This design comes from an exercise in tuning for small area on the open sky130 flow, not from production work.
For this run, only the layout was checked, not whether the RTL still works.

===== design.v =====
module adder_array (
        i_vals,
        o_res
    );
    parameter W = 8;
    parameter N = 16;
    input   [(2*W*N) - 1 : 0] i_vals;
    output  [(W*(N+1)) - 1 : 0]   o_res;
    genvar j;
    generate
        for(j=0; j<W; j=j+1) begin : adder_array
            assign o_res   [ (j+1)*(N+1) - 1     : j*(N+1)   ] = 
                    {1'b0, i_vals  [ ((2*j)+1)*N - 1 : (2*j)*N       ]} + 
                    {1'b0, i_vals  [ ((2*j)+2)*N - 1 : ((2*j)+1)*N   ]};
        end
    endgenerate
endmodule
module Tn_adder_tree_pipe (
        clk,
        i_nfu1,          
        o_results
    );
    parameter N = 16;
    parameter Tn = 16;
    input                           clk;
    input [(Tn*N)-1:0]              i_nfu1;    
    output [(N+4)-1:0]                  o_results;
    wire [ (Tn/2 *(N+1))-1 : 0 ]        level_0_out;     
    wire [ (Tn/4 *(N+2))-1 : 0 ]        level_1_out;     
    wire [ (Tn/8 *(N+3))-1 : 0 ]        level_2_out;     
    wire [ (Tn/16*(N+4))-1 : 0 ]        level_3_out;     
    wire [ (N-1) : 0 ]              partial_sum_out;  
    reg [ (Tn*(N+2)/4)-1 : 0 ]         level_1_reg;     
    always @(posedge clk) begin
        level_1_reg <= level_1_out;
    end
    adder_array #(.W(8), .N(16)) L0 (     i_nfu1, level_0_out);
    adder_array #(.W(4), .N(17)) L1 (level_0_out, level_1_out);  
    adder_array #(.W(2), .N(18)) L2 (level_1_reg, level_2_out);  
    adder_array #(.W(1), .N(19)) L3 (level_2_out, level_3_out);
    assign o_results = level_3_out;
endmodule 
module serial_ip_pipe (
                clk,
                reset,
                i_first_cycle,
                i_max,
					      i_precision,
                i_neurons,
                i_synapses,
                i_nbout,
                o_nfu2_out
            );
    parameter N = 16;   
    parameter Ti = 16;  
    input clk;
    input reset;
    input i_first_cycle;
    input i_max;
	  input [4:0] i_precision;
    input [Ti-1:0] i_neurons;
    input [Ti*N-1:0] i_synapses;
    input [N-1:0] i_nbout;
    output reg [N-1:0] o_nfu2_out;
    reg [2*N-1:0] acc_out;
    wire [Ti*N-1:0] and_out;
    wire [ (Ti*N)-1 : 0 ]           complement_out;
    wire [N+4-1:0] tree_out;
    wire [31:0] tree_out_se;
    genvar i;
    genvar b;
    generate
        for(i=0; i<Ti; i=i+1) begin : and_gates1
          for(b=0; b<N; b=b+1) begin : and_gates2
            assign and_out[i*N + b] = i_synapses[i*N + b] & i_neurons[i];
          end
        end
    endgenerate
    generate
        for(i=0; i<Ti; i=i+1) begin : complement1
          assign complement_out[(i+1)*N-1:i*N] = (i_first_cycle & i_neurons[i])? ~and_out[(i+1)*N-1:i*N] + 16'b1 : and_out[(i+1)*N-1:i*N];
        end
    endgenerate
    Tn_adder_tree_pipe tree(
        clk,
        complement_out,         
        tree_out
    );
    assign tree_out_se = {{12{tree_out[19]}},tree_out};  
    reg first_cycle_d;
    always @(posedge clk)
      first_cycle_d <= i_first_cycle;
    always @(posedge clk) begin
      if (reset)
        acc_out <= 0;
      else if (first_cycle_d)
        acc_out <= tree_out_se + {16'b0,i_nbout};
      else
        acc_out <= tree_out_se + (acc_out << 1);
    end
  always @ (*) begin
    if (i_max)
      o_nfu2_out[N-1:0] = (acc_out[N-1:0] > i_nbout)? acc_out[N-1:0] : i_nbout;
    else
      o_nfu2_out[N-1:0] = acc_out[N-1:0];
  end
endmodule
module mylatch (
    clk,
    enable,
    i_data,
    o_data
    );
    parameter N=256;
    input clk;
    input enable;
    input [N-1:0] i_data;
    output reg [N-1:0] o_data;
    reg [N-1:0] held;
    always @(posedge clk)
      if (enable)
        held <= i_data;
    always @(*)
      o_data = enable ? i_data : held;
endmodule
module nfu_1_2_serial_pipe_slice_regfix (
        clk,
        reset,
        i_first_cycle,
		    i_precision,
        i_max,
        i_load,
        i_neurons,
        i_synapses,
        i_nbout,
        o_nfu2_out
    );
    parameter N = 16;   
    parameter Ti = 16;  
    parameter Tn = 1;  
    parameter Tw = 16;  
    input clk;
    input reset;
    input i_first_cycle;   
    input i_max;           
    input [ Tw - 1 : 0 ] i_load;           
    input [4:0] i_precision;
    input [ ((1*Tw*Ti) - 1) : 0 ]      i_neurons;    
    input [ ((N*Ti*Tn) - 1) : 0 ]      i_synapses;
    input [ ((N*Tw*Tn) - 1) : 0 ]      i_nbout;      
    output [(Tw*Tn*N) - 1 : 0]     o_nfu2_out;
    wire [4095:0] out_sr;
    mylatch L0(clk, i_load[0],   i_synapses[255:0    ], out_sr[255:0    ]);
    mylatch L1(clk, i_load[1],   i_synapses[255:0    ], out_sr[511:256  ]);
    mylatch L2(clk, i_load[2],   i_synapses[255:0    ], out_sr[767:512  ]);
    mylatch L3(clk, i_load[3],   i_synapses[255:0    ], out_sr[1023:768 ]); 
    mylatch L4(clk, i_load[4],   i_synapses[255:0    ], out_sr[1279:1024]);
    mylatch L5(clk, i_load[5],   i_synapses[255:0    ], out_sr[1535:1280]);
    mylatch L6(clk, i_load[6],   i_synapses[255:0    ], out_sr[1791:1536]);
    mylatch L7(clk, i_load[7],   i_synapses[255:0    ], out_sr[2047:1792]);
    mylatch L8(clk, i_load[8],   i_synapses[255:0    ], out_sr[2303:2048]);
    mylatch L9(clk, i_load[9],   i_synapses[255:0    ], out_sr[2559:2304]);
    mylatch L10(clk, i_load[10], i_synapses[255:0    ], out_sr[2815:2560]);
    mylatch L11(clk, i_load[11], i_synapses[255:0    ], out_sr[3071:2816]);
    mylatch L12(clk, i_load[12], i_synapses[255:0    ], out_sr[3327:3072]);
    mylatch L13(clk, i_load[13], i_synapses[255:0    ], out_sr[3583:3328]);
    mylatch L14(clk, i_load[14], i_synapses[255:0    ], out_sr[3839:3584]);
    mylatch L15(clk, i_load[15], i_synapses[255:0    ], out_sr[4095:3840]);
    genvar n;
    genvar w;
    generate
        for(w=0; w<Tw; w=w+1) begin : W_TILE
          for(n=0; n<Tn; n=n+1) begin : N_TILE
            serial_ip_pipe ip_tile (
                clk,
                reset,
                i_first_cycle,
                i_max,
                i_precision,
                i_neurons   [ Ti*(w+1) - 1 : Ti*w ],
                out_sr  [ 256*(w+1) - 1 : 256*w ],
                i_nbout    [ N*(w*Tn + n + 1) - 1 :  N*(w*Tn + n) ],
                o_nfu2_out [ N*(w*Tn + n + 1) - 1 :  N*(w*Tn + n) ]
            );
          end
        end
    endgenerate
endmodule 
module top_stripes_node_slice (
        clk,                     
        reset,                   
        i_inputs,                
        i_synapses,              
        i_nbout,                 
        i_first_cycle,
        i_precision,
        i_maxpool,
        i_load,
        o_to_bus
    );
    parameter N             = 16;
    parameter Tn            = 1;
    parameter Tw            = 16;
    parameter Ti            = 16;
    parameter ADDR_WIDTH    = 6;
    parameter N_OPS         = 1;
    parameter BIT_IDX = 4;
    input                       clk;
    input                       reset;
    input                       i_maxpool;
    input [((N*Ti) - 1):0]      i_inputs;
    input [ Tw - 1 : 0 ]        i_load;
    input [((N*Tn*Ti) - 1):0]   i_synapses;
    input[(N*Tn*Tw)-1:0]        i_nbout;
    input                       i_first_cycle;
    input [4:0]                 i_precision;
    output [((N*Tw*Tn) - 1):0]     o_to_bus;
    wire [(N*Tw*Tn)-1:0]     nfu1_2_serial_out;
    wire [(N*Tn)-1:0]        mux_out;
    assign o_to_bus     = nfu1_2_serial_out;
    nfu_1_2_serial_pipe_slice_regfix MAIN_PIPE_STAGE (
        clk,
        reset,
        i_first_cycle,
        i_precision,
        i_maxpool,
        i_load,
        i_inputs,
        i_synapses,
        i_nbout,
        nfu1_2_serial_out
    );
endmodule

===== run.sh =====
#!/bin/bash
# synth_recipe.tcl (not shown) runs the flow's synth.tcl, then flattens the netlist and writes it again
# the make line also repeats each setting of config.mk as NAME=value (left out here)
make -C /OpenROAD-flow-scripts/flow DESIGN_CONFIG=/design/flow/config.mk WORK_HOME=/design/flow/orfs CLKGATE_MAP_FILE= SYNTH_SCRIPT=/design/flow/synth_recipe.tcl finish

===== config.mk =====
export PLATFORM = sky130hd
export DESIGN_NAME = top_stripes_node_slice
export DESIGN_NICKNAME = top_stripes_node_slice
export VERILOG_FILES = /design/flow/design.v
export SDC_FILE = /design/flow/constraint.sdc
export NUM_CORES = 8
export LEC_CHECK = 0
export CAP_MARGIN = 40
export CORE_MARGIN = 2
export CORE_UTILIZATION = 30
export PLACE_DENSITY = 0.4
export SLEW_MARGIN = 40

===== constraint.sdc =====
create_clock -name core_clock -period 10.0 [get_ports {clk}]
set_input_delay 2.0000 -clock core_clock [delete_from_list [all_inputs] [get_ports {clk}]]
set_output_delay 2.0000 -clock core_clock [all_outputs]
set_load 0.01 [all_outputs]

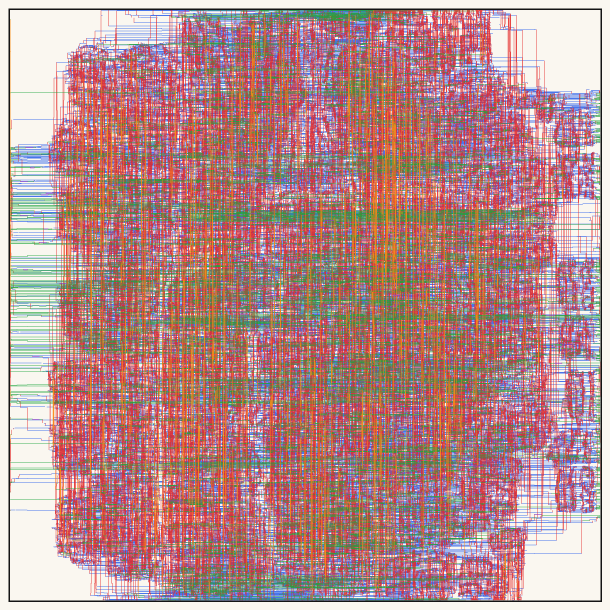
metal_stack.png
Drawn at 0.5 px/micron.
green -> met3  # wire length 242 mm
blue -> met1  # wire length 944 mm
red -> met2  # wire length 925 mm
orange -> met4  # wire length 111 mm
purple -> met5  # wire length 1960 microns

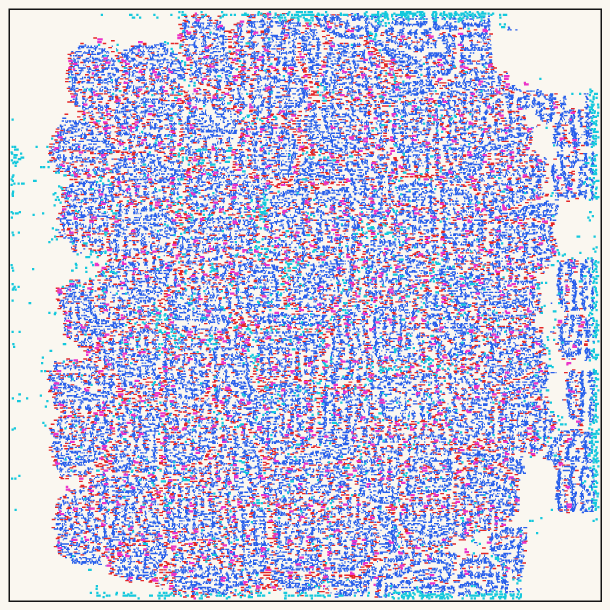
cell_classes.png
Drawn at 0.5 px/micron.
red -> flip-flops  # cells 5377, share of their area 24%
blue -> all other logic  # cells 39379, share of their area 66%
cyan -> other buffers and delay cells  # cells 2200, share of their area 4.4%
magenta -> clock drivers and dummy loads  # cells 1290, share of their area 5.5%
Core Area: 1.38 sq mm
sequential cell area share: 0.225
Finished Cell Area: 0.479 sq mm
row count: 432

==> qor.yml <==
run_status:
  status: "finished clean"
final_layout:
  nets: 53200
  largest_reg_flops: 1024
  syn_to_final_growth_pct: 15.3
  final_cell_mix: "5338 x dfxtp_1, 5065 x inv_1, 3501 x nand2_1, 3404 x mux2_2, 3006 x xnor2_1"
  drive_above_1_share: 0.143
  fillerInstances: 143000
  final_cells: 67900
  layout_commonest_cell: "dfxtp_1"
worst_setup_path:
  startpoint_type: "input port"
  critical_path_arrival_ns: 5.77
  startpoint: "i_nbout[49]"
  cp_top_family: "compound AO/OA/AOI/OAI gates"
  critical-path-max-stage-delay_ns: 0.75
  regToRegSetupSlack_ns: 2.62
  cpMostUsedCell: "o21a_1"
  path_class: "input port to output port"
  cp_num_buf_inv: 3
  cp_cell_sequence: "clkdlybuf4s50_1, inv_1, ha_1, nor2b_1, o21a_1, o21a_1, o211ai_1, a21o_1, a31oi_1, a211oi_1, o21a_1, mux2_2, clkdlybuf4s50_1"
  crit_path_top_delay_cell: "clkdlybuf4s50_1"
  end_kind: "output port"
clock_network:
  tritoncts: "built"
  insertion_delay_ns: 1.24
  clkTransAtPathRegs_ns: 0.05
  numClockSinks: 5377
  clk_path_buf_depth: 5
  ctsHoldBuffers: 0
  cts_setup_buffers: 0
  root_buffer: "clkbuf_16"
die:
  fp.dieH_microns: 1180
  start_util: 0.301
  ioPinCount: 1049
  die_w_microns: 1180
logic_synthesis:
  synth-edff-count: 0
  synth_top_family_by_area: "adder cells"
  synth_seq_cells: 5377
  ys_warn_count: 3
  ys.flop_type: "dfxtp_1"
  synth_cells: 47000
  yosysSeqAreaShare: 0.259
  synth-compound-area-share: 0.143
  synth.distinct_cells: 113
  yosys.area_share.simple: 0.142
  synth_fp_nets: 52500
  synth_area_sq_mm: 0.415
  synth-async-reset-ratio: 0
  syn_avg_cell_area_sq_um: 8.84
  synth_xor_area_frac: 0.0834
  synth_mux_area_frac: 0.118
place:
  dpl_worst_slack_ns: 1.88
  gp_congestion: 0.983
  numPortBuffers: 1043
  dp_cells: 65400
  dp_hpwl_microns: 1780000
grt:
  grt_use_total: 0.306
  grt_max_degree: 162
  grt_antenna_before_repair: 803
  grt_pass1_wl_microns: 2940000
routing:
  drc: 0
  routed_wl_microns: 2230000
  vias_per_cell: 5.35
  antenna_left: 0
  vias: 363000
  first_pass_iters: 6
sta:
  skew_ns: 0.0548
  max_freq_mhz: 129
  finalHoldViolations: 0
  finalWorstSetupSlack_ns: 2.23
  tns_ns: 0
  worst_pin_slew_ns: 1.06
  setup_viol: 0
  rsz0062_at_grt: "no"
  maxSlewViolCount: 0
  final.period_utilization: 0.777
  period_needed_ns: 7.77
hold_path:
  hp-start: "MAIN_PIPE_STAGE.L2.held[159]"
  min_path_type: "register to register"
run:
  maxCapViolCount: 0
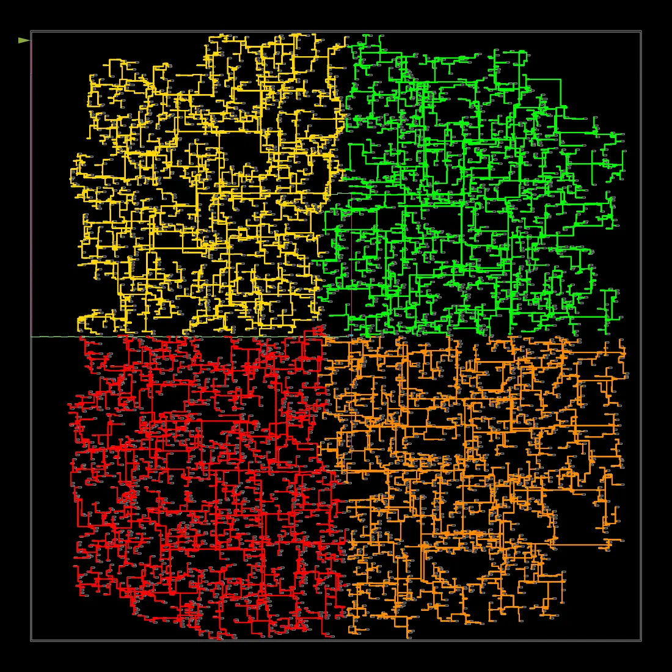
cts_layout.png
H-tree depth: 6
Num CTS Buffers: 720

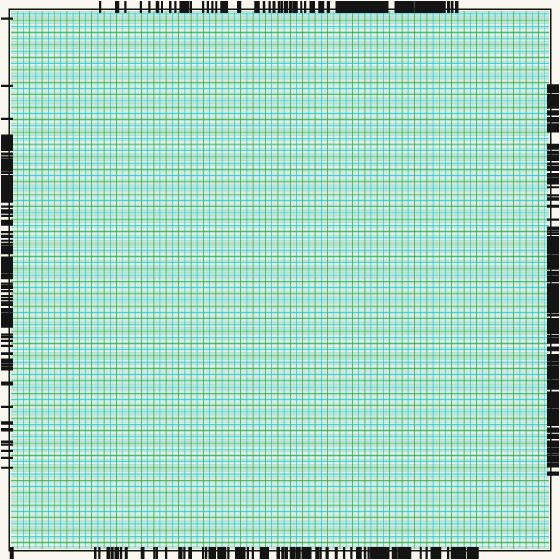
pdn.png
Pins as bars on the die edge.
green -> VSS
cyan -> VDD
met5 straps = 86
rows = 432
signal pins = 1049
met4 straps = 86

==> cell usage after synthesis, drive strengths merged, types with 285 or more instances <==
cell    count  area share
mux2     3405       0.092
a21oi    2192       0.026
or2       366      0.0055
o21ai    2503       0.030
clkbuf   1501       0.014
nand2    3503       0.032
xor2      713       0.015
and2      830       0.012
nand2b    497      0.0075
dfxtp    5377        0.26
o31ai     553       0.010
xnor2    3116       0.066
ha       2272       0.068
mux2i    1067       0.026
inv      5096       0.046
nor2     2234       0.020
or3       417      0.0063
nand3    1229       0.015
o211ai    342      0.0062
fa       2432        0.12
a21o      567       0.010
buf       728      0.0094
nor2b     285      0.0043
and3      457      0.0069
nor3     1210       0.015
o21a      569       0.010
a31oi     391      0.0059
==> final timing paths <==
kind / endpoint / depth (start not counted)
max reg2reg: register / 22
min reg2reg: MAIN_PIPE_STAGE.L2.held[159] / 1
max: o_to_bus[53] / 13
min: MAIN_PIPE_STAGE.L2.held[159] / 1
==> stage by stage <==
step	hold WS, ns	area (sq um)
2_1_floorplan	0.439	415000
3_3_place_gp	0.455	449000
3_5_place_dp	0.461	451000
4_1_cts	0.475	476000
5_1_grt	0.481	477000
6_report	0.472	479000
==> metal layers <==
metal	up-vias	wire length, microns	GRT usage	part of all wire
met5	-	1960	0	0.00088
met4	304	111000	0.149	0.050
met3	3119	242000	0.102	0.11
met2	16000	925000	0.445	0.42
met1	181000	944000	0.405	0.42
li1	163000	-	-	-
==> cell families after synthesis <==
| group | Yosys count |
|---|---|
| muxes | 4472 |
| AOI/OAI and AO/OA | 9220 |
| xor gates and xnor gates | 3879 |
| adders and majority gates | 4704 |
| DFF | 5377 |
| and+or+nand+nor | 12000 |
| buffers and inverters | 7354 |
==> final cells by class <==
| type | instances | area [sq um] | share of cell area |
|---|---|---|---|
| Antenna cell | 1210 | 3030 | 0.00632 |
| Clock buffer | 1034 | 21300 | 0.0445 |
| Clock inverter | 256 | 3430 | 0.00717 |
| Inverter | 5125 | 19200 | 0.0402 |
| Multi-Input combinational cell | 34300 | 281000 | 0.587 |
| Sequential cell | 5377 | 108000 | 0.225 |
| Tap cell | 18400 | 23100 | 0.0482 |
| Timing Repair Buffer | 2200 | 19900 | 0.0416 |

==> re-timing with driven ports <==
No port has a modelled driver above. Below, the same layout with a new extraction and two added sets of constraints.
Step 1, drivers: a clkbuf_16 drives clk and a buf_2 each remaining input, both assumed.
Step 2 moves the port delays by t, midway between the first and last clock arrival at a register: inputs arrive t later, outputs are due t later. That takes back most of the time a late clock gives input paths.
Three values: no drivers, after step 1, after step 2; two values: the first two.
shift t [ns]: 1.399
setup slack, ns: 2.233 / 2.201 / 1.415
worst setup path at the end: input to register
cell pins on the clock port's net: 1
After both steps setup and hold are still met in this run. The setup slack of this run moves by -0.032 ns with the drivers and by -0.818 ns with both steps.
